Source: an optimization exercise on an open RTL-to-GDS flow (aim: small area, a short achievable clock period and few clock cycles). Production flows keep margins and buffers that such runs may drop. Only simulation tests tie the RTL to the original design; equivalence was not proved. Not every run is shown, and edits may drop behaviour that the tests do not exercise. Power figures rest on the tool's default switching activity, not on a simulated workload.

==> flow/design.v, too long to show whole: its modules and the start of the top module <==
// module element_process: 6138 lines
// module mnist_conv: 216 lines
module mnist_conv (
    input  wire        clk,
    input  wire        reset,
    input  wire        start,
    output wire        done,
    input  wire [11:0] img_base,
    input  wire [11:0] krn_base,
    input  wire [11:0] dst_base,
    output wire [11:0] img_addr,
    input  wire [15:0] img_rdata,
    output wire [11:0] krn_addr,
    input  wire [15:0] krn_rdata,
    output wire [11:0] dst_addr,
    output wire [15:0] dst_wdata,
    output wire        dst_we
);
  // ...
==> flow/flow/run.sh <==
#!/bin/bash
set -euo pipefail
SETUP_MARGIN=5.15
here=$(pwd)
sed 's/yosys synth -nofsm -noshare {\*}\$args/yosys synth -nofsm -noshare -noabc {*}$args/' \
    synth_recipe.tcl > noabc_synth.tcl
grep -q -- '-noshare -noabc' noabc_synth.tcl
sed -e "s|SYNTH_SCRIPT=[^ ]*|SYNTH_SCRIPT=$here/noabc_synth.tcl SETUP_SLACK_MARGIN=$SETUP_MARGIN|" \
    standard.sh > standard_noabc.sh
grep -q "SYNTH_SCRIPT=$here/noabc_synth.tcl SETUP_SLACK_MARGIN=$SETUP_MARGIN" standard_noabc.sh
bash standard_noabc.sh > flow_make.log 2>&1
==> flow/standard.sh <==
#!/bin/bash
# synth_recipe.tcl (not shown) runs the flow's synth.tcl, then flattens the netlist and writes it again
# the make line also repeats each setting of config.mk as NAME=value (left out here)
make -C /OpenROAD-flow-scripts/flow DESIGN_CONFIG=/design/flow/config.mk WORK_HOME=/design/flow/orfs CLKGATE_MAP_FILE= SYNTH_SCRIPT=/design/flow/synth_recipe.tcl "${@:-finish}"
==> flow/config.mk <==
export PLATFORM = sky130hd
export DESIGN_NAME = mnist_conv
export DESIGN_NICKNAME = mnist_conv
export VERILOG_FILES = /design/flow/design.v
export SDC_FILE = /design/flow/constraint.sdc
export NUM_CORES = 4
export LEC_CHECK = 0
export ABC_CLOCK_PERIOD_IN_PS = 3000
export CAP_MARGIN = 20
export CORE_MARGIN = 2
export CORE_UTILIZATION = 55
export CTS_CLUSTER_DIAMETER = 100
export CTS_CLUSTER_SIZE = 20
export SLEW_MARGIN = 20
==> flow/constraint.sdc <==
create_clock -name core_clock -period 8.0 [get_ports {clk}]
set_input_delay 1.6000 -clock core_clock [delete_from_list [all_inputs] [get_ports {clk}]]
set_output_delay 1.6000 -clock core_clock [all_outputs]
set_load 0.01 [all_outputs]
Figure 1. Cells by drive strength (run 1).
Bar = 100 microns.
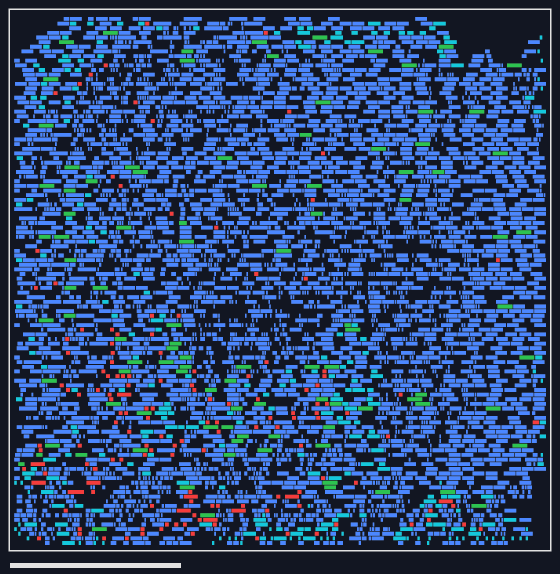
blue -> _0 and _1 cells  # cells 4208
green -> _6 and larger  # cells 101
cyan -> _2 cells  # cells 253
red -> _3 and _4 cells  # cells 149

Figure 2. Wires at chosen ports, followed through buffers (run 1).
Bar = 100 microns.
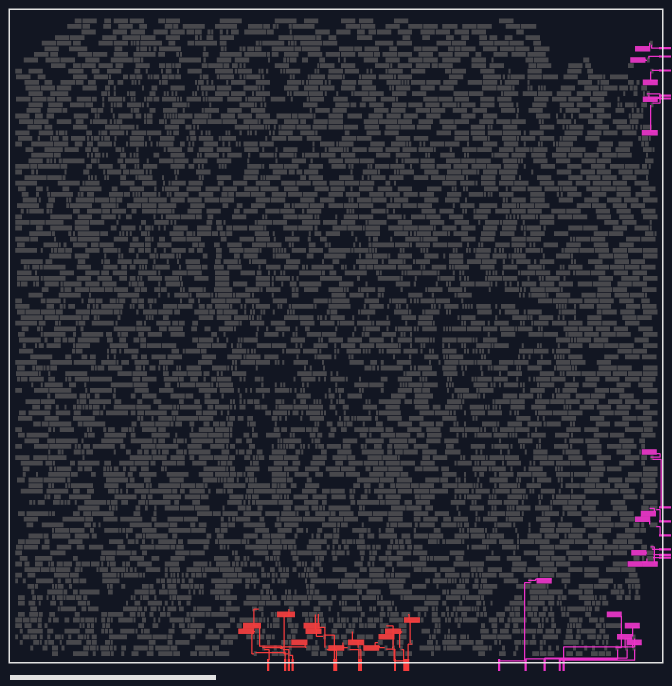
magenta -> `dst_wdata`  # bits 16, direction output, end cells 16, buffers 16, wire 439 microns
red -> `dst_addr`  # bits 12, direction output, end cells 12, buffers 12, wire 322 microns
# IOs: 125
Buffers on Ports: 124

Figure 3. Metal 1 (run 1).
Cells faint in the background.
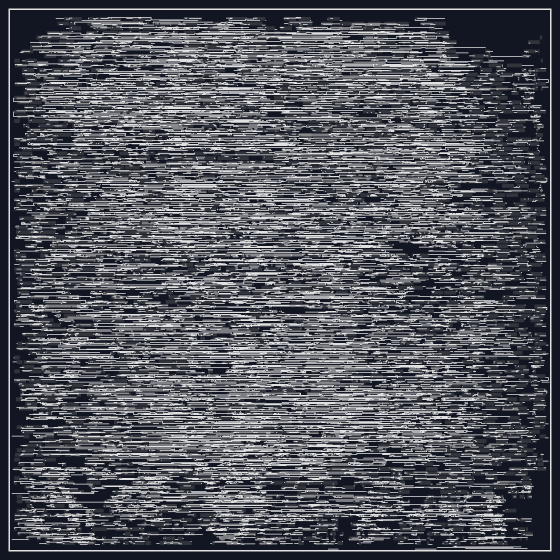
longest straight run = 103 microns
main direction = horizontal

==> impl_metrics.env, run 1 <==
export IMPL_status="complete, no violations"
export IMPL_finalSetupViolations=0
export IMPL_period_needed_ns=2.86
export IMPL_grt_pass1_vias=36700
export IMPL_first_pass_iters=5
export IMPL_clk_latency_ns=0.71
export IMPL_synth_adder_area_share_pct=32.5
export IMPL_finalHoldViolCount=0
export IMPL_die_w_microns=317
export IMPL_powerDensity_nw_per_um2=214
export IMPL_pre_cts_slack_ns=4.36
export IMPL_drtIter0Drc=3797
export IMPL_cts_tree="built"
export IMPL_ant_nets=0
export IMPL_cp_required_ns=8.55
export IMPL_p_leak_nw=18.9
export IMPL_hpwlAfterDp_mm=130
export IMPL_crit_path_end_kind="register"
export IMPL_coreArea_sq_um=96900
export IMPL_final_util_pct=60.8
export IMPL_maxCapViolations=0
export IMPL_syn_num_nets=5574
export IMPL_synthXorXnorAreaFrac_pct=5.05
export IMPL_grt_remaining_overflow=0
export IMPL_layout_setup_ws_ns=5.14
export IMPL_synth_compound_area_share_pct=3.41
export IMPL_synth_distinct_cells=60
export IMPL_clockRootBuffer="clkbuf_16"
export IMPL_grtUsageTotal_pct=37.4
export IMPL_critPathLaunchType="register"
export IMPL_wl_per_cell_microns=30.4
export IMPL_async_reset_ff_share_pct=0
export IMPL_die_h_microns=317
export IMPL_muxShareOfSynthArea_pct=5.27
export IMPL_areaGrowthSynthToFinish_pct=9.52
export IMPL_dpl_instance_area_sq_um=56100
export IMPL_fin_setup_tns_ns=0
export IMPL_yosysTopAreaCell="dfxtp_1"
export IMPL_worst_hold_slack_ns=0.324
export IMPL_ys_seq_area_share_pct=40.7
export IMPL_hold_path_class="reg2reg"
export IMPL_yosys_warnings=12
export IMPL_htree_levels=2
export IMPL_slew_headroom_pct=28.6
export IMPL_synth_edf_count=146
export IMPL_antenna_found_initial=8
export IMPL_diodes=0
export IMPL_fin_nets=5648
export IMPL_synthTopCellsByArea="dfxtp_1 33%, fa_1 31%, nand2_1 8.9%"
export IMPL_drt_total_wl_mm=182
Testbench counts for the RTL of run 1, summed over its fixed seeds: cycles 49,416.
-- run 1: metal layers --
metal | vias to the layer above | global-route usage [%] | part of all wire [%]
met5 | - | 0 | 0.013
li1 | 14700 | - | -
met4 | 4 | 20.5 | 6.7
met3 | 532 | 9.70 | 11
met1 | 18000 | 50.2 | 39
met2 | 2241 | 55.7 | 43
-- run 1: area by class of cell --
class | instances | area, sq um
flip-flops and latches | 1021 | 22000
well taps | 1276 | 1600
inverters | 57 | 215
fillers | 7946 | 38000
clock buffers | 89 | 1660
multi-input cells | 3248 | 30700
clock inverters | 3 | 38.8
repair buffers | 293 | 2700
-- run 1: placed cells by master (no fill, tap or decap), drive strengths merged, types with 6 or more instances in the layout --
cell           instances
a211oi                14
nand4                  8
ha                    67
a21oi                 59
xnor2                232
nand2               1275
buf                  218
mux2i                139
mux2                 128
xor2                  78
clkdlybuf4s50         70
inv                   57
nor4                  12
nor3                  22
nor2b                 10
o21ai                166
nand3                 19
and3                   7
fa                   831
edfxtp               146
clkbuf                90
or3                    6
a31oi                  9
nand2b                10
a21o                  21
nor2                  68
o21bai                 8
dfxtp                875
-- run 1: timing repair --
item,in CTS,in global routing
resized for setup,276,26
pin swaps,0,3
setup buffers,83,15
endpoints found under the setup margin,283,64
-- run 1: synth_stat cells (21+ instances only) --
| master | n |
|---|---|
| nor2_1 | 68 |
| inv_1 | 55 |
| fa_1 | 831 |
| a21oi_1 | 59 |
| ha_1 | 67 |
| mux2_2 | 128 |
| a21o_1 | 21 |
| nand2_1 | 1275 |
| mux2i_1 | 139 |
| edfxtp_1 | 146 |
| dfxtp_1 | 875 |
| nor3_1 | 22 |
| clkbuf_1 | 260 |
| xor2_1 | 78 |
| xnor2_1 | 232 |
| o21ai_0 | 166 |
-- run 1: report_power, final --
part	internal [mW]	switching, mW	total (mW)
sequential	5.77	0.414	6.18
combinational	1.46	1.80	3.26
clock	1.44	1.73	3.17
-- run 1: kinds of logic after synthesis --
| kind of cell | Yosys count |
|---|---|
| adders and majority gates | 898 |
| DFF | 1021 |
| and+or+nand+nor | 1459 |
| AOI/OAI and AO/OA | 314 |
| buffers and inverters | 336 |
| xor gates and xnor gates | 310 |
| muxes | 267 |
-- run 1: critical path: stages, from the launching register on --
cell and delay, ns:
edfxtp_1 0.95, nand2_1 0.18, fa_1 0.60, fa_1 0.45, fa_1 0.52
Figure 4. Sequential cells grouped by signal name (run 1).
Other sequential cells in the stronger grey, the rest of the logic in the fainter grey.
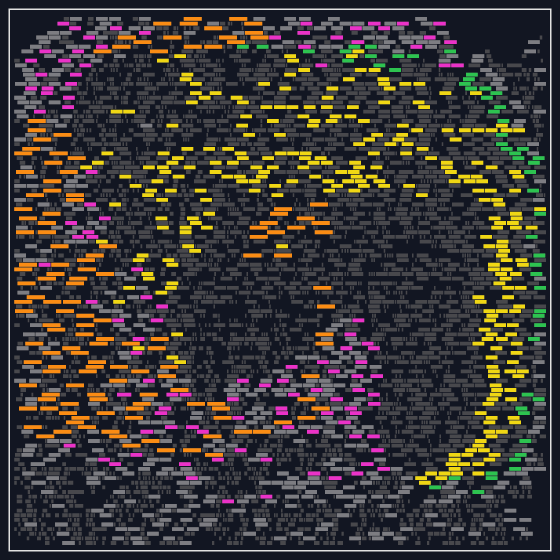

--- run 2 (diff from run 1) ---
--- a/flow/config.mk
+++ b/flow/config.mk
@@ -8,7 +8,7 @@
 export ABC_CLOCK_PERIOD_IN_PS = 3000
 export CAP_MARGIN = 20
 export CORE_MARGIN = 2
-export CORE_UTILIZATION = 55
+export CORE_UTILIZATION = 65
 export CTS_CLUSTER_DIAMETER = 100
 export CTS_CLUSTER_SIZE = 20
 export SLEW_MARGIN = 20
Figure 5. Sequential cells grouped by signal name (run 2).
Other sequential cells in the stronger grey, the rest of the logic in the fainter grey.
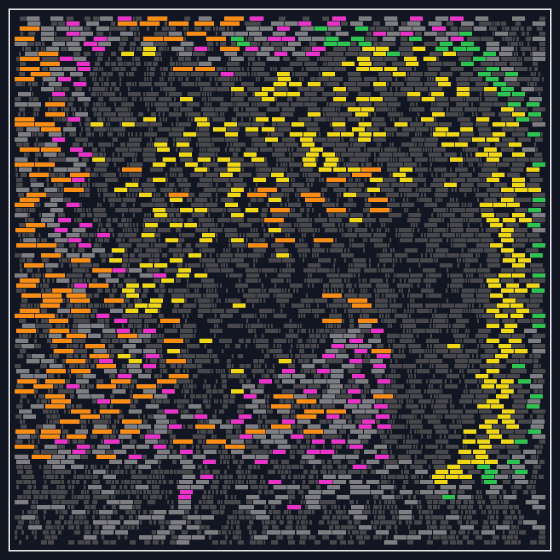
yellow -> `mac.st1_q`  # flops 280
orange -> `win`  # flops 144
green -> `mac.st2_q`  # flops 56
magenta -> `ring0`  # flops 112
P_seq: 6.20 mW
Seq/total area: 37.6%

Figure 6. The whole layout, all layers (run 2).
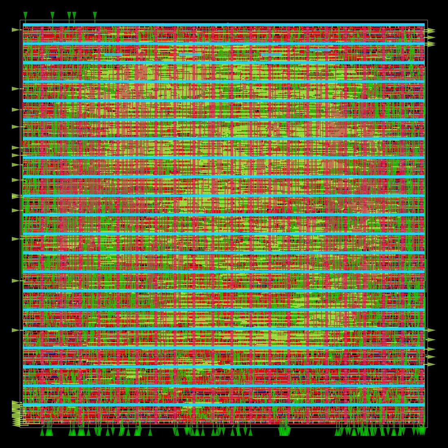
row cnt: 105
final cell count without fillers: 5770
Die Span Y: 292 microns

Figure 7. Clock routing (run 2).
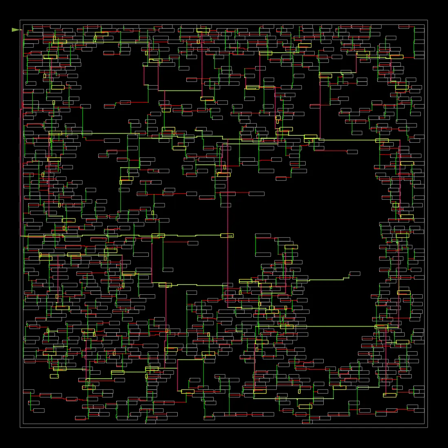
skew final: 0.0359 ns
Seq Cell Count: 1021
Clock Buffer Count: 89
worst-skew pair later-pin latency: 0.68 ns
clk sinks: 1021

==> run 2 against run 1 <==
Sequential cell count unchanged. Clock-buffer cell count unchanged. Synthesized area unchanged. Via count up 2.5%. Sequential power hardly changed. Clock power shrank 2%. Routed wire length shrank 2.1%. Critical endpoint is now mac.st1_q[81]$_DFF_P_. Largest power group unchanged.
==> impl_metrics.env, run 2 <==
export IMPL_drt_total_wl_mm=178
export IMPL_yosys_warnings=12
export IMPL_fin_setup_tns_ns=0
export IMPL_synthTopCellsByArea="dfxtp_1 33%, fa_1 31%, nand2_1 8.9%"
export IMPL_status="complete, no violations"
export IMPL_synthTopCellsByCount="1275 x nand2_1, 875 x dfxtp_1, 831 x fa_1, 260 x clkbuf_1, 232 x xnor2_1"
export IMPL_cp_num_cells=4
export IMPL_finalHoldViolCount=0
export IMPL_yosysTopAreaCell="dfxtp_1"
export IMPL_grt_remaining_overflow=0
export IMPL_cp_required_ns=8.54
export IMPL_async_reset_ff_share_pct=0
export IMPL_hpwlAfterDp_mm=126
export IMPL_cts_tree="built"
export IMPL_die_w_microns=292
export IMPL_coreArea_sq_um=82000
export IMPL_synth_distinct_cells=60
export IMPL_hold_path_class="reg2reg"
export IMPL_grtUsageTotal_pct=42.7
export IMPL_yosysMostFrequentCell="nand2_1"
export IMPL_critPathLaunchType="register"
export IMPL_ys_seq_area_share_pct=40.7
export IMPL_powerDensity_nw_per_um2=216
export IMPL_first_pass_iters=8
export IMPL_most_common_layout_cells="1275 x nand2_1, 831 x fa_1, 803 x dfxtp_1, 231 x xnor2_1, 165 x o21ai_0"
export IMPL_dpl_instance_area_sq_um=55800
export IMPL_antenna_found_initial=4
export IMPL_p_leak_nw=18.8
export IMPL_ant_nets=0
export IMPL_clockRootBuffer="clkbuf_16"
export IMPL_maxCapViolations=0
export IMPL_fin_nets=5630
export IMPL_crit_chain="nand2_1 -> fa_1 -> fa_1 -> fa_1"
export IMPL_slew_headroom_pct=27.1
export IMPL_drtIter0Drc=4097
export IMPL_port_buffers=124
export IMPL_layout_setup_ws_ns=5.10
export IMPL_ios=125
export IMPL_wl_per_cell_microns=30.9
export IMPL_worst_hold_slack_ns=0.312
export IMPL_synth_edf_count=146
export IMPL_pre_cts_slack_ns=4.43
export IMPL_cpMostUsedCell="fa_1"
export IMPL_cpPeakStageDelay_ns=1.00
export IMPL_critPathTopFamily="adder cells"
run 2: kinds of logic after synthesis:
kind of cell    count (synthesis)  share of synthesized area, %
compound gates                314                          3.41
flops                        1021                          40.7
buf+inv                       336                          2.35
simple gates                 1459                          10.7
xor+xnor                      310                          5.05
fa+ha+maj                     898                          32.5
mux                           267                          5.27
run 2: timing repair:
action / in CTS / in global routing
gates resized for setup: 219 / 45
endpoints found under the setup margin: 251 / 178
hold buffers: 0 / 0
cloned: 0 / 0
setup buffers: 55 / 26
pin swaps: 0 / 4
run 2: power breakdown:
part | total, mW | switching [mW] | internal [mW]
clock | 3.10 | 1.72 | 1.37
combinational | 3.34 | 1.84 | 1.49
sequential | 6.20 | 0.427 | 5.77
run 2: stage by stage:
step | std cells | util [%]
global placement | 5590 | 68.1
floorplan | 4605 | -
detailed placement | 5590 | 68.1
global route | 5766 | 71.4
finish | 5770 | 71.4
CTS | 5740 | 71.0
run 2: area by class of cell:
type                    count  area [sq um]  area share (%)
multi-input cells        3248         30700            52.4
clock buffers              89          1580            2.69
well taps                1070          1340            2.29
repair buffers            275          2650            4.53
clock inverters             6          77.6           0.132
inverters                  57           216           0.370
flip-flops and latches   1021         22000            37.6
diodes                      4          10.0          0.0171
run 2: routing by layer:
metal | up-vias | track usage, % | wire, microns
met5 | - | 0 | 50
met4 | 8 | 27.7 | 15400
met3 | 870 | 15.6 | 25500
met2 | 2804 | 61.2 | 74300
met1 | 18000 | 55.1 | 63100
li1 | 14700 | - | -
Figure 8. Cells by drive strength (run 2).
Bar = 100 microns.
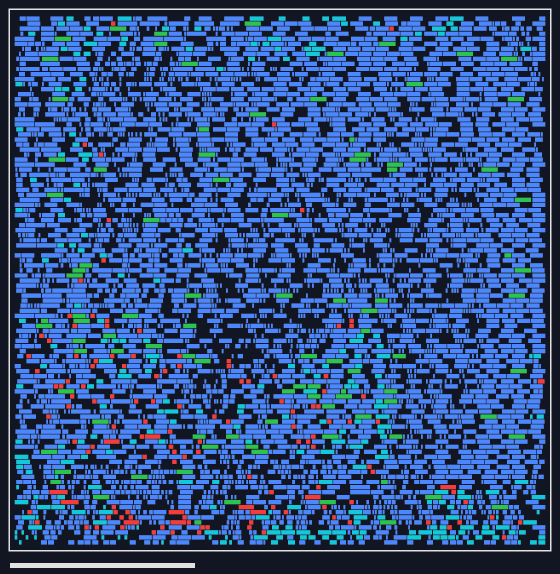

--- run 3 (diff from run 2) ---
--- a/flow/design.v
+++ b/flow/design.v
@@ -2878,8 +2878,8 @@
     wire s1766;
     wire c1767;
     wire s1768;
-    wire c1769;
-    wire s1770;
+    wire s1769;
+    wire c1770;
     wire s1771;
     wire c1772;
     wire s1773;
@@ -6110,30 +6110,30 @@
     always @(posedge clk) st3_q[29] <= c1760;
     always @(posedge clk) st3_q[30] <= s1761;
     always @(posedge clk) st3_q[31] <= s1746;
-    assign s1762 = st3_q[10] ^ st3_q[11] ^ st3_q[12];
-    assign c1763 = (st3_q[10] & st3_q[11]) | (st3_q[12] & (st3_q[10] ^ st3_q[11]));
-    assign s1764 = st3_q[19] ^ st3_q[20] ^ st3_q[21];
-    assign c1765 = (st3_q[19] & st3_q[20]) | (st3_q[21] & (st3_q[19] ^ st3_q[20]));
-    assign s1766 = st3_q[23] ^ st3_q[24] ^ st3_q[25];
-    assign c1767 = (st3_q[23] & st3_q[24]) | (st3_q[25] & (st3_q[23] ^ st3_q[24]));
-    assign s1768 = st3_q[26] ^ st3_q[27] ^ st3_q[28];
-    assign c1769 = (st3_q[26] & st3_q[27]) | (st3_q[28] & (st3_q[26] ^ st3_q[27]));
-    assign s1770 = st3_q[29] ^ st3_q[30] ^ st3_q[31];
-    assign s1771 = st3_q[13] ^ st3_q[14] ^ c1763;
-    assign c1772 = (st3_q[13] & st3_q[14]) | (c1763 & (st3_q[13] ^ st3_q[14]));
+    assign s1762 = ~(st3_q[19] ^ st3_q[20]);
+    assign c1763 = st3_q[19] | st3_q[20];
+    assign s1764 = ~(st3_q[23] ^ st3_q[24]);
+    assign c1765 = st3_q[23] | st3_q[24];
+    assign s1766 = ~(st3_q[26] ^ st3_q[27]);
+    assign c1767 = st3_q[26] | st3_q[27];
+    assign s1768 = ~(st3_q[29] ^ st3_q[30]);
+    assign s1769 = ~(st3_q[10] ^ st3_q[11]);
+    assign c1770 = st3_q[10] | st3_q[11];
+    assign s1771 = ~(st3_q[13] ^ st3_q[14]);
+    assign c1772 = st3_q[13] | st3_q[14];
     assign s1773 = ~(st3_q[15] ^ st3_q[16]);
     assign c1774 = st3_q[15] | st3_q[16];
     assign s1775 = ~(st3_q[17] ^ st3_q[18]);
     assign c1776 = st3_q[17] | st3_q[18];
-    assign s1777 = ~(st3_q[22] ^ s1764);
-    assign c1778 = st3_q[22] | s1764;
-    assign s1779 = ~(c1765 ^ s1766);
-    assign c1780 = c1765 | s1766;
-    assign s1781 = ~(c1767 ^ s1768);
-    assign c1782 = c1767 | s1768;
-    assign s1783 = ~(c1769 ^ s1770);
-    assign fa_x = {c1782, c1780, c1778, c1776, c1774, c1772, s1771, s1762, st3_q[9], st3_q[8], st3_q[7], st3_q[6], st3_q[4], st3_q[3], st3_q[2], st3_q[0]};
-    assign fa_y = {s1783, s1781, s1779, s1777, s1775, s1773, 1'b1, 1'b1, 1'b1, 1'b1, 1'b1, 1'b1, st3_q[5], 1'b1, 1'b1, st3_q[1]};
+    assign s1777 = st3_q[21] ^ st3_q[22] ^ s1762;
+    assign c1778 = (st3_q[21] & st3_q[22]) | (s1762 & (st3_q[21] ^ st3_q[22]));
+    assign s1779 = st3_q[25] ^ c1763 ^ s1764;
+    assign c1780 = (st3_q[25] & c1763) | (s1764 & (st3_q[25] ^ c1763));
+    assign s1781 = st3_q[28] ^ c1765 ^ s1766;
+    assign c1782 = (st3_q[28] & c1765) | (s1766 & (st3_q[28] ^ c1765));
+    assign s1783 = st3_q[31] ^ c1767 ^ s1768;
+    assign fa_x = {c1782, c1780, c1778, c1776, c1774, c1772, c1770, s1769, st3_q[9], st3_q[8], st3_q[7], st3_q[6], st3_q[4], st3_q[3], st3_q[2], st3_q[0]};
+    assign fa_y = {s1783, s1781, s1779, s1777, s1775, s1773, s1771, st3_q[12], 1'b1, 1'b1, 1'b1, 1'b1, st3_q[5], 1'b1, 1'b1, st3_q[1]};
     always @(posedge clk) y <= ~(fa_x + fa_y + 16'd1);
 endmodule
 module mnist_conv (
==> flow/flow/run.sh (replaced) <==
#!/bin/bash
# The standard layout (standard.sh) with these changes:
#  * synthesis skips the early "abc -fast" pass inside Yosys's synth command
#    (synth -noabc).  That pass restructures the full-adder trees before
#    extract_fa runs and leaves many inverters between adder cells; without
#    it extract_fa maps the trees cleanly.  Registers (names, count and cell
#    types) are the same as the standard synthesis: the final abc mapping
#    and dfflibmap are unchanged.
set -euo pipefail
SETUP_MARGIN=5.15
here=$(pwd)
sed 's/yosys synth -nofsm -noshare {\*}\$args/yosys synth -nofsm -noshare -noabc {*}$args/' \
    synth_recipe.tcl > noabc_synth.tcl
grep -q -- '-noshare -noabc' noabc_synth.tcl
sed -e "s|SYNTH_SCRIPT=[^ ]*|SYNTH_SCRIPT=$here/noabc_synth.tcl SETUP_SLACK_MARGIN=$SETUP_MARGIN POST_RESIZE_TCL=$here/flow/post_resize.tcl|" \
    standard.sh > standard_noabc.sh
grep -q "POST_RESIZE_TCL=$here/flow/post_resize.tcl" standard_noabc.sh
bash standard_noabc.sh > flow_make.log 2>&1
==> flow/flow/post_resize.tcl (new file) <==
# Flip-flops whose output drives many loads: upsize plain flip-flops to
# dfxtp_4, and give enable flip-flops (edfxtp exists only in size 1) a
# buffer.  Only drive strengths and buffers change.
set hook_db [ord::get_db]
set hook_block [ord::get_db_block]
set hook_ff4 [$hook_db findMaster sky130_fd_sc_hd__dfxtp_4]
set hook_up 0
set hook_buf 0
set hook_nets {}
foreach inst [$hook_block getInsts] {
  set master [[$inst getMaster] getName]
  if {$master ne "sky130_fd_sc_hd__dfxtp_1" && $master ne "sky130_fd_sc_hd__edfxtp_1"} { continue }
  set q [$inst findITerm Q]
  if {$q eq "NULL"} { continue }
  set net [$q getNet]
  if {$net eq "NULL"} { continue }
  set fo [expr {[llength [$net getITerms]] - 1}]
  if {$fo < 8} { continue }
  if {$master eq "sky130_fd_sc_hd__dfxtp_1"} {
    $inst swapMaster $hook_ff4
    incr hook_up
  } else {
    lappend hook_nets [$net getName]
    incr hook_buf
  }
}
foreach n $hook_nets { insert_buffer -buffer_cell sky130_fd_sc_hd__buf_4 -net [get_nets $n] }
puts "post_resize hook: $hook_up flip-flops upsized, $hook_buf buffered"
--- a/flow/config.mk
+++ b/flow/config.mk
@@ -8,7 +8,7 @@
 export ABC_CLOCK_PERIOD_IN_PS = 3000
 export CAP_MARGIN = 20
 export CORE_MARGIN = 2
-export CORE_UTILIZATION = 65
+export CORE_UTILIZATION = 55
 export CTS_CLUSTER_DIAMETER = 100
 export CTS_CLUSTER_SIZE = 20
 export SLEW_MARGIN = 20
Figure 9. Cells by drive strength (run 3).
Bar = 100 microns.
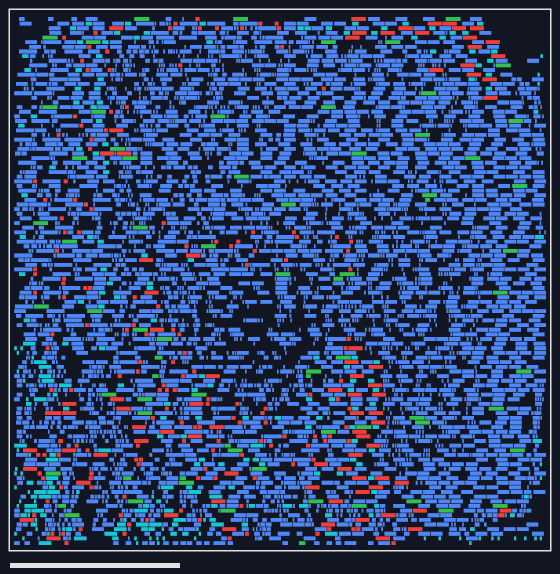
green -> _6 and larger  # cells 71
red -> _3 and _4 cells  # cells 240
blue -> _0 and _1 cells  # cells 4145
cyan -> _2 cells  # cells 236
area grow syn2layout: 8.99%
Final Cell Area: 58600 sq um
Final Worst Setup Slack: 5.12 ns
Non-clk bufs: 281

Figure 10. Wires at chosen ports, followed through buffers (run 3).
Bar = 100 microns.
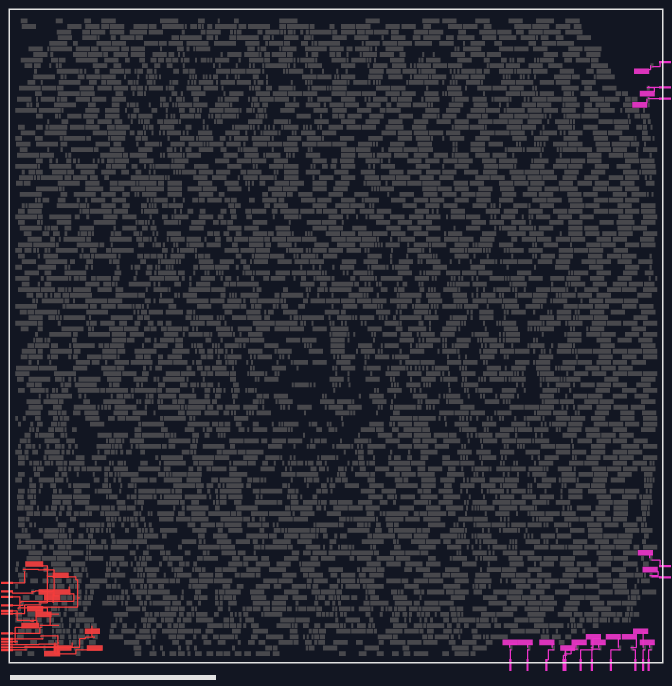
magenta -> `dst_wdata`  # bits 16, direction output, end cells 16, buffers 16, wire 207 microns
red -> `dst_addr`  # bits 12, direction output, end cells 12, buffers 12, wire 485 microns

Figure 11. The whole layout, all layers (run 3).
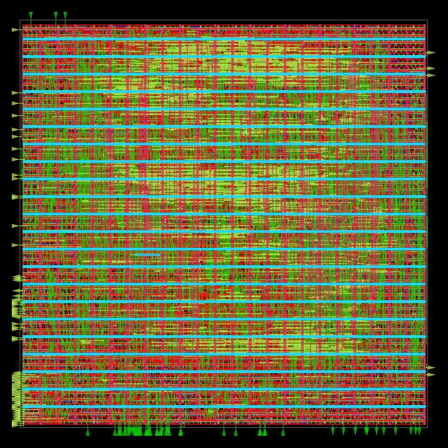
Die Span Y: 317 microns
Total Wirelength: 181 mm
row cnt: 114
width of the chip: 317 microns

==> run 3 against run 2 <==
Sequential power is essentially flat. Global-route usage fell by 5.7 points. Sequential share of layout area increased by 0.34 points. Utilization down 11 points. Combinational power grew 3%. Highest routed layer unchanged.
==> impl_metrics.env, run 3 <==
export IMPL_clk_latency_ns=0.72
export IMPL_fin_nets=5624
export IMPL_period_needed_ns=2.88
export IMPL_fill_cells=8059
export IMPL_crit_chain="nand2_1 -> fa_1 -> fa_1 -> fa_1"
export IMPL_synth_distinct_cells=59
export IMPL_yosysMostFrequentCell="nand2_1"
export IMPL_yosysTopAreaCell="dfxtp_1"
export IMPL_powerDensity_nw_per_um2=219
export IMPL_yosys_warnings=12
export IMPL_async_reset_ff_share_pct=0
export IMPL_cp_required_ns=8.60
export IMPL_diodes=0
export IMPL_clockRootBuffer="clkbuf_16"
export IMPL_syn_num_nets=5561
export IMPL_status="complete, no violations"
export IMPL_crit_path_end_kind="register"
export IMPL_coreArea_sq_um=96900
export IMPL_most_common_layout_cells="1272 x nand2_1, 828 x fa_1, 767 x dfxtp_1, 245 x xnor2_1, 161 x o21ai_0"
export IMPL_wl_per_cell_microns=30.3
export IMPL_hold_path_class="reg2reg"
export IMPL_cts_sinks=1021
export IMPL_finClkSkew_ns=0.0389
export IMPL_hpwlAfterDp_mm=131
export IMPL_cpMaxStageDelayCell="dfxtp_2"
export IMPL_synth_edf_count=146
export IMPL_htree_levels=2
export IMPL_grt_remaining_overflow=0
export IMPL_first_pass_iters=5
export IMPL_final_cells=5968
export IMPL_final_util_pct=60.5
export IMPL_drtIter0Drc=3825
export IMPL_ys_seq_area_share_pct=40.7
export IMPL_ios=125
export IMPL_placed_cells=5843
export IMPL_finalHoldViolCount=0
export IMPL_cpPeakStageDelay_ns=0.93
export IMPL_finalSetupViolations=0
export IMPL_dpl_instance_area_sq_um=56800
export IMPL_ant_nets=0
export IMPL_slew_headroom_pct=36.0
export IMPL_cpMostUsedCell="fa_1"
export IMPL_synthTopCellsByArea="dfxtp_1 33%, fa_1 31%, nand2_1 8.9%"
export IMPL_grt_pass1_vias=36400
export IMPL_p_leak_nw=18.9
export IMPL_final_common_cell="nand2_1"
export IMPL_port_buffers=124
export IMPL_maxCapViolations=0
export IMPL_synthTopCellsByCount="1272 x nand2_1, 875 x dfxtp_1, 829 x fa_1, 251 x clkbuf_1, 245 x xnor2_1"
Testbench counts for the RTL of run 3, summed over its fixed seeds: cycles 49,416.
run 3: cells by family (layout without fill, tap and decap cells):
logic type / after synthesis / after routing / synth area share, %
XOR/XNOR: 322 / 322 / 5.24
buffers and inverters: 338 / 440 / 2.36
adder cells (fa/ha/maj): 900 / 900 / 32.5
AO/OA/AOI/OAI: 299 / 299 / 3.20
flip-flops: 1021 / 1021 / 40.7
multiplexers: 280 / 280 / 5.52
AND/OR/NAND/NOR: 1430 / 1430 / 10.4
run 3: final cells by class:
class / instances / area [sq um] / area share, %
clock buffer: 96 / 1690 / 2.88
sequential: 1021 / 22200 / 37.9
clock inverter: 3 / 33.8 / 0.0576
multi-input combinational: 3231 / 30700 / 52.3
inverter: 60 / 225 / 0.384
tap: 1276 / 1600 / 2.72
timing repair buffer: 281 / 2170 / 3.71
run 3: power breakdown:
part	internal [mW]	leakage [nW]	switching, mW
combinational	1.50	9.50	1.92
sequential	5.77	8.55	0.420
clock	1.45	0.827	1.75
total	8.72	18.9	4.09
run 3: repair_timing:
item / CTS / global route
setup endpoints to repair: 87 / 44
hold buffers: 0 / 0
pin swaps: 0 / 3
setup buffers: 24 / 2
gates resized for setup: 255 / 22
cloned: 0 / 0
run 3: critical path: cells and delay by family, from the launching register on:
family / cells / cell delay, ns
adders and majority gates: 3 / 1.57
DFF: 1 / 0.93
and+or+nand+nor: 1 / 0.21
run 3: routing by layer:
layer | global-route usage [%] | share of wire, % | up-vias
met3 | 10.9 | 12 | 533
met1 | 48.5 | 38 | 17900
met4 | 18.9 | 6.2 | 2
met5 | 0 | 0.0094 | -
li1 | - | - | 14600
met2 | 56.5 | 44 | 2190
run 3: metrics by stage:
stage | setup slack (ns) | hold WS (ns)
6_report | 5.12 | 0.310
4_1_cts | 5.04 | 0.310
3_5_place_dp | 4.49 | 0.312
3_3_place_gp | 4.49 | 0.310
5_1_grt | 5.11 | 0.325
2_1_floorplan | 5.17 | 0.310
Figure 12. Sequential cells grouped by signal name (run 3).
Other sequential cells in the stronger grey, the rest of the logic in the fainter grey.
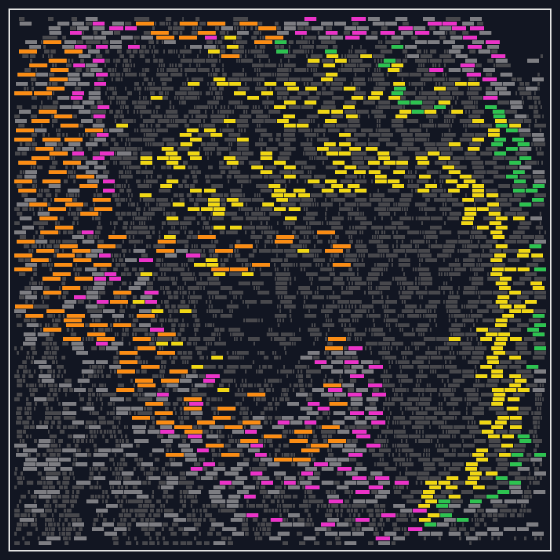

--- run 4 (diff from run 3) ---
--- a/flow/design.v
+++ b/flow/design.v
@@ -6274,16 +6274,23 @@
             n1_jmp = 12'hfc9;                                 
     end
     wire [1:0]  mv_cur  = mv_q;
-    wire [11:0] ia_step = ph[0] ? jmp_q : (mv_q == MV_D ? 12'd1 : 12'd28);
+    reg  [11:0] ia_step;
     always @(posedge clk) begin
         if (!rd_on) begin
-            ia    <= img_base;
-            rrow  <= 5'd0;
-            rpos  <= 5'd0;
-            mv_q  <= MV_R;
-            jmp_q <= 12'hfc9;
+            ia      <= img_base;
+            rrow    <= 5'd0;
+            rpos    <= 5'd0;
+            mv_q    <= MV_R;
+            jmp_q   <= 12'hfc9;
+            ia_step <= 12'd28;                                
         end else begin
             ia <= ia + ia_step;
+            if (ph[0])
+                ia_step <= (n1_mv == MV_D) ? 12'd1 : 12'd28;
+            else if (ph[1])
+                ia_step <= (mv_q == MV_D) ? 12'd1 : 12'd28;
+            else
+                ia_step <= jmp_q;
             if (ph[0]) begin
                 rrow  <= n1_row;
                 rpos  <= row_end ? 5'd0 : rpos + 5'd1;
--- a/flow/flow/run.sh
+++ b/flow/flow/run.sh
@@ -7,7 +7,7 @@
 #    types) are the same as the standard synthesis: the final abc mapping
 #    and dfflibmap are unchanged.
 set -euo pipefail
-SETUP_MARGIN=5.15
+SETUP_MARGIN=5.3
 here=$(pwd)
 sed 's/yosys synth -nofsm -noshare {\*}\$args/yosys synth -nofsm -noshare -noabc {*}$args/' \
     synth_recipe.tcl > noabc_synth.tcl
Figure 13. Sequential cells grouped by signal name (run 4).
Other sequential cells in the stronger grey, the rest of the logic in the fainter grey.
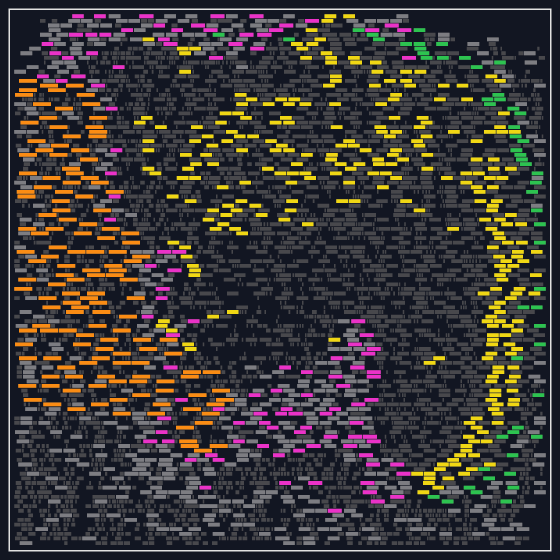
yellow -> `mac.st1_q`  # flops 280
magenta -> `ring0`  # flops 112
orange -> `win`  # flops 144
green -> `mac.st2_q`  # flops 56, where a column on the right
not coloured = 435

Figure 14. Metal 1 (run 4).
Cells faint in the background.
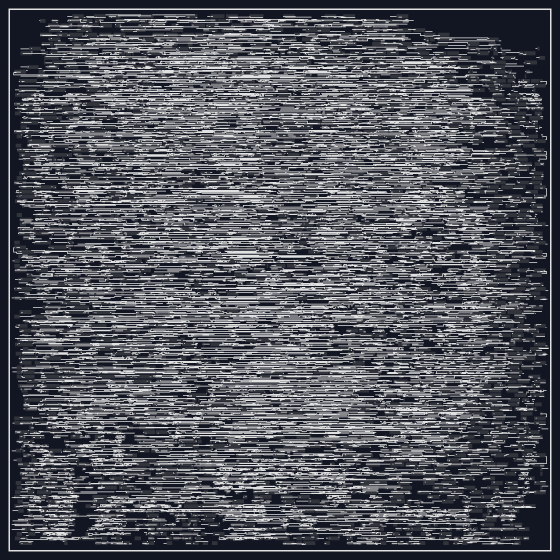
longest straight run = 85.6 microns
main direction = horizontal

Figure 15. The whole layout, all layers (run 4).
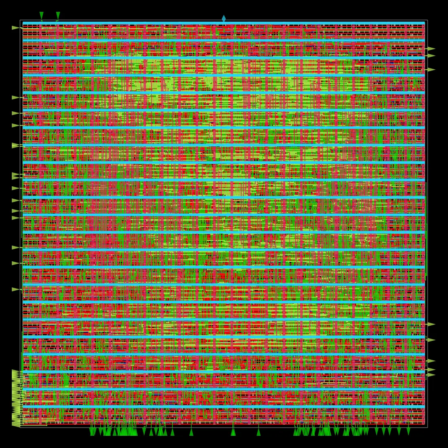
Total Wirelength: 182 mm
Final Cell Area: 59500 sq um

==> run 4 against run 3 <==
Still clean on timing, DRC and antenna. Register-to-register slack gained 0.21 ns. Global-route usage down 0.45 points. Via count is 1.7% higher. Critical path depth is 3 lower. Final cell count grew 1.4%. Largest cell class unchanged.
==> impl_metrics.env, run 4 <==
export IMPL_use_met2_pct=54.2
export IMPL_critPathTopFamily="flip-flops"
export IMPL_antenna_found_initial=4
export IMPL_cpMaxStageDelayCell="dfxtp_4"
export IMPL_grt_busiest_layer="met2"
export IMPL_hpwlAfterDp_mm=132
export IMPL_cts_tree="built"
export IMPL_maxCapViolations=0
export IMPL_fin_setup_tns_ns=0
export IMPL_cp_num_cells=1
export IMPL_synthTopCellsByArea="dfxtp_1 33%, fa_1 31%, nand2_1 8.8%"
export IMPL_powerDensity_nw_per_um2=217
export IMPL_clk_latency_ns=0.72
export IMPL_most_common_layout_cells="1267 x nand2_1, 826 x fa_1, 758 x dfxtp_1, 229 x xnor2_1, 171 x o21ai_0"
export IMPL_htree_levels=2
export IMPL_ios=125
export IMPL_async_reset_ff_share_pct=0
export IMPL_clockRootBuffer="clkbuf_16"
export IMPL_areaGrowthSynthToFinish_pct=9.85
export IMPL_synth_edf_count=146
export IMPL_first_pass_iters=5
export IMPL_synthTopCellsByCount="1267 x nand2_1, 881 x dfxtp_1, 829 x fa_1, 263 x clkbuf_1, 229 x xnor2_1"
export IMPL_status="complete, no violations"
export IMPL_p_leak_nw=19.1
export IMPL_met3_usage_pct=10.2
export IMPL_die_w_microns=318
export IMPL_grtUsageTotal_pct=36.6
export IMPL_coreArea_sq_um=98000
export IMPL_hold_path_class="reg2reg"
export IMPL_grt_remaining_overflow=0
export IMPL_syn_num_nets=5621
export IMPL_crit_buf_inv=1
Testbench counts for the RTL of run 4, summed over its fixed seeds: cycles 49,416.
-- run 4: cell types whose count changed after synthesis, moves of 8 or more --
cell	before	now
a21oi_1	57	49
o21ai_0	161	171
clkbuf_1	251	263
buf_1	25	11
nor3_1	11	33
nand3_1	16	29
xnor2_1	245	229
a211oi_1	2	14
mux2_2	135	125
-- run 4: cells by family after synthesis --
| logic type | share of synthesized area (%) |
|---|---|
| simple gates | 10.8 |
| flops | 40.6 |
| fa+ha+maj | 32.3 |
| buf+inv | 2.41 |
| compound gates | 3.72 |
| xor+xnor | 4.91 |
| mux | 5.26 |
-- run 4: repair_timing --
item | in CTS | in global routing
endpoints found under the setup margin | 241 | 171
buffers inserted | 29 | 11
pin swaps | 1 | 7
cloned | 0 | 0
gates resized for setup | 328 | 43
-- run 4: through the flow --
| stage | area [sq um] | total power, mW | worst slack [ns] | instances | util, % |
|---|---|---|---|---|---|
| global route | 59500 | 13.6 | 5.19 | 6050 | 60.7 |
| detailed placement | 57200 | 9.77 | 4.70 | 5913 | 58.4 |
| floorplan | 54200 | 8.39 | 5.33 | 4650 | - |
| global placement | 56500 | 9.71 | 4.66 | 5850 | 57.7 |
| finish | 59500 | 12.9 | 5.22 | 6052 | 60.7 |
| CTS | 59300 | 12.9 | 5.17 | 6039 | 60.5 |
-- run 4: routing by layer --
| metal | share of wire, % | up-vias |
|---|---|---|
| met5 | 0 | - |
| met4 | 7.1 | 0 |
| met3 | 12 | 581 |
| met2 | 43 | 2155 |
| met1 | 39 | 18100 |
| li1 | - | 14900 |
-- run 4: layout make-up --
type	count	area, sq um
Antenna cell	2	5.00
Clock inverter	6	67.6
Inverter	65	251
Multi-Input combinational cell	3277	30900
Clock buffer	91	1620
Timing Repair Buffer	297	2650
Sequential cell	1027	22400
Tap cell	1287	1610
Fill cell	7992	38500
-- run 4: power by group --
part	total, mW	internal (mW)	switching (mW)	leakage (nW)
Combinational	3.52	1.60	1.93	9.68
Clock	3.17	1.40	1.77	0.809
Sequential	6.23	5.79	0.441	8.60

==> afterwards: timing with drivers on the ports <==
The results above use ideal ports. As a check the final layouts listed here were re-extracted and re-timed, cells and wires unchanged.
Step 1, drivers: a clkbuf_16 drives clk and a buf_2 each remaining input, both assumed.
Step 2 also shifts input and output timing later by t, the mid clock arrival at the registers, as if the neighbouring blocks saw the same clock.
Three values: no drivers, after step 1, after step 2; two values: the first two.
run | shift t [ns] | setup WS [ns] | worst hold slack (ns) | worst setup path after step 2 | worst data-port slew with drivers (ns)
run 1 | 0.760 | 5.138 / 5.126 / 4.738 | 0.324 / 0.324 / 0.324 | input to register | 0.09
run 2 | 0.729 | 5.103 / 5.103 / 4.690 | 0.312 / 0.312 / 0.312 | input to register | 0.08
run 3 | 0.774 | 5.121 / 5.119 / 4.618 | 0.310 / 0.310 / 0.310 | input to register | 0.06
run 4 | 0.774 | 5.218 / 5.141 / 4.682 | 0.319 / 0.319 / 0.319 | input to register | 0.07
After both steps every run listed still meets setup and hold. For run 4, which loses most, drivers alone change the setup slack by -0.077 ns; drivers and shift together by -0.536 ns.
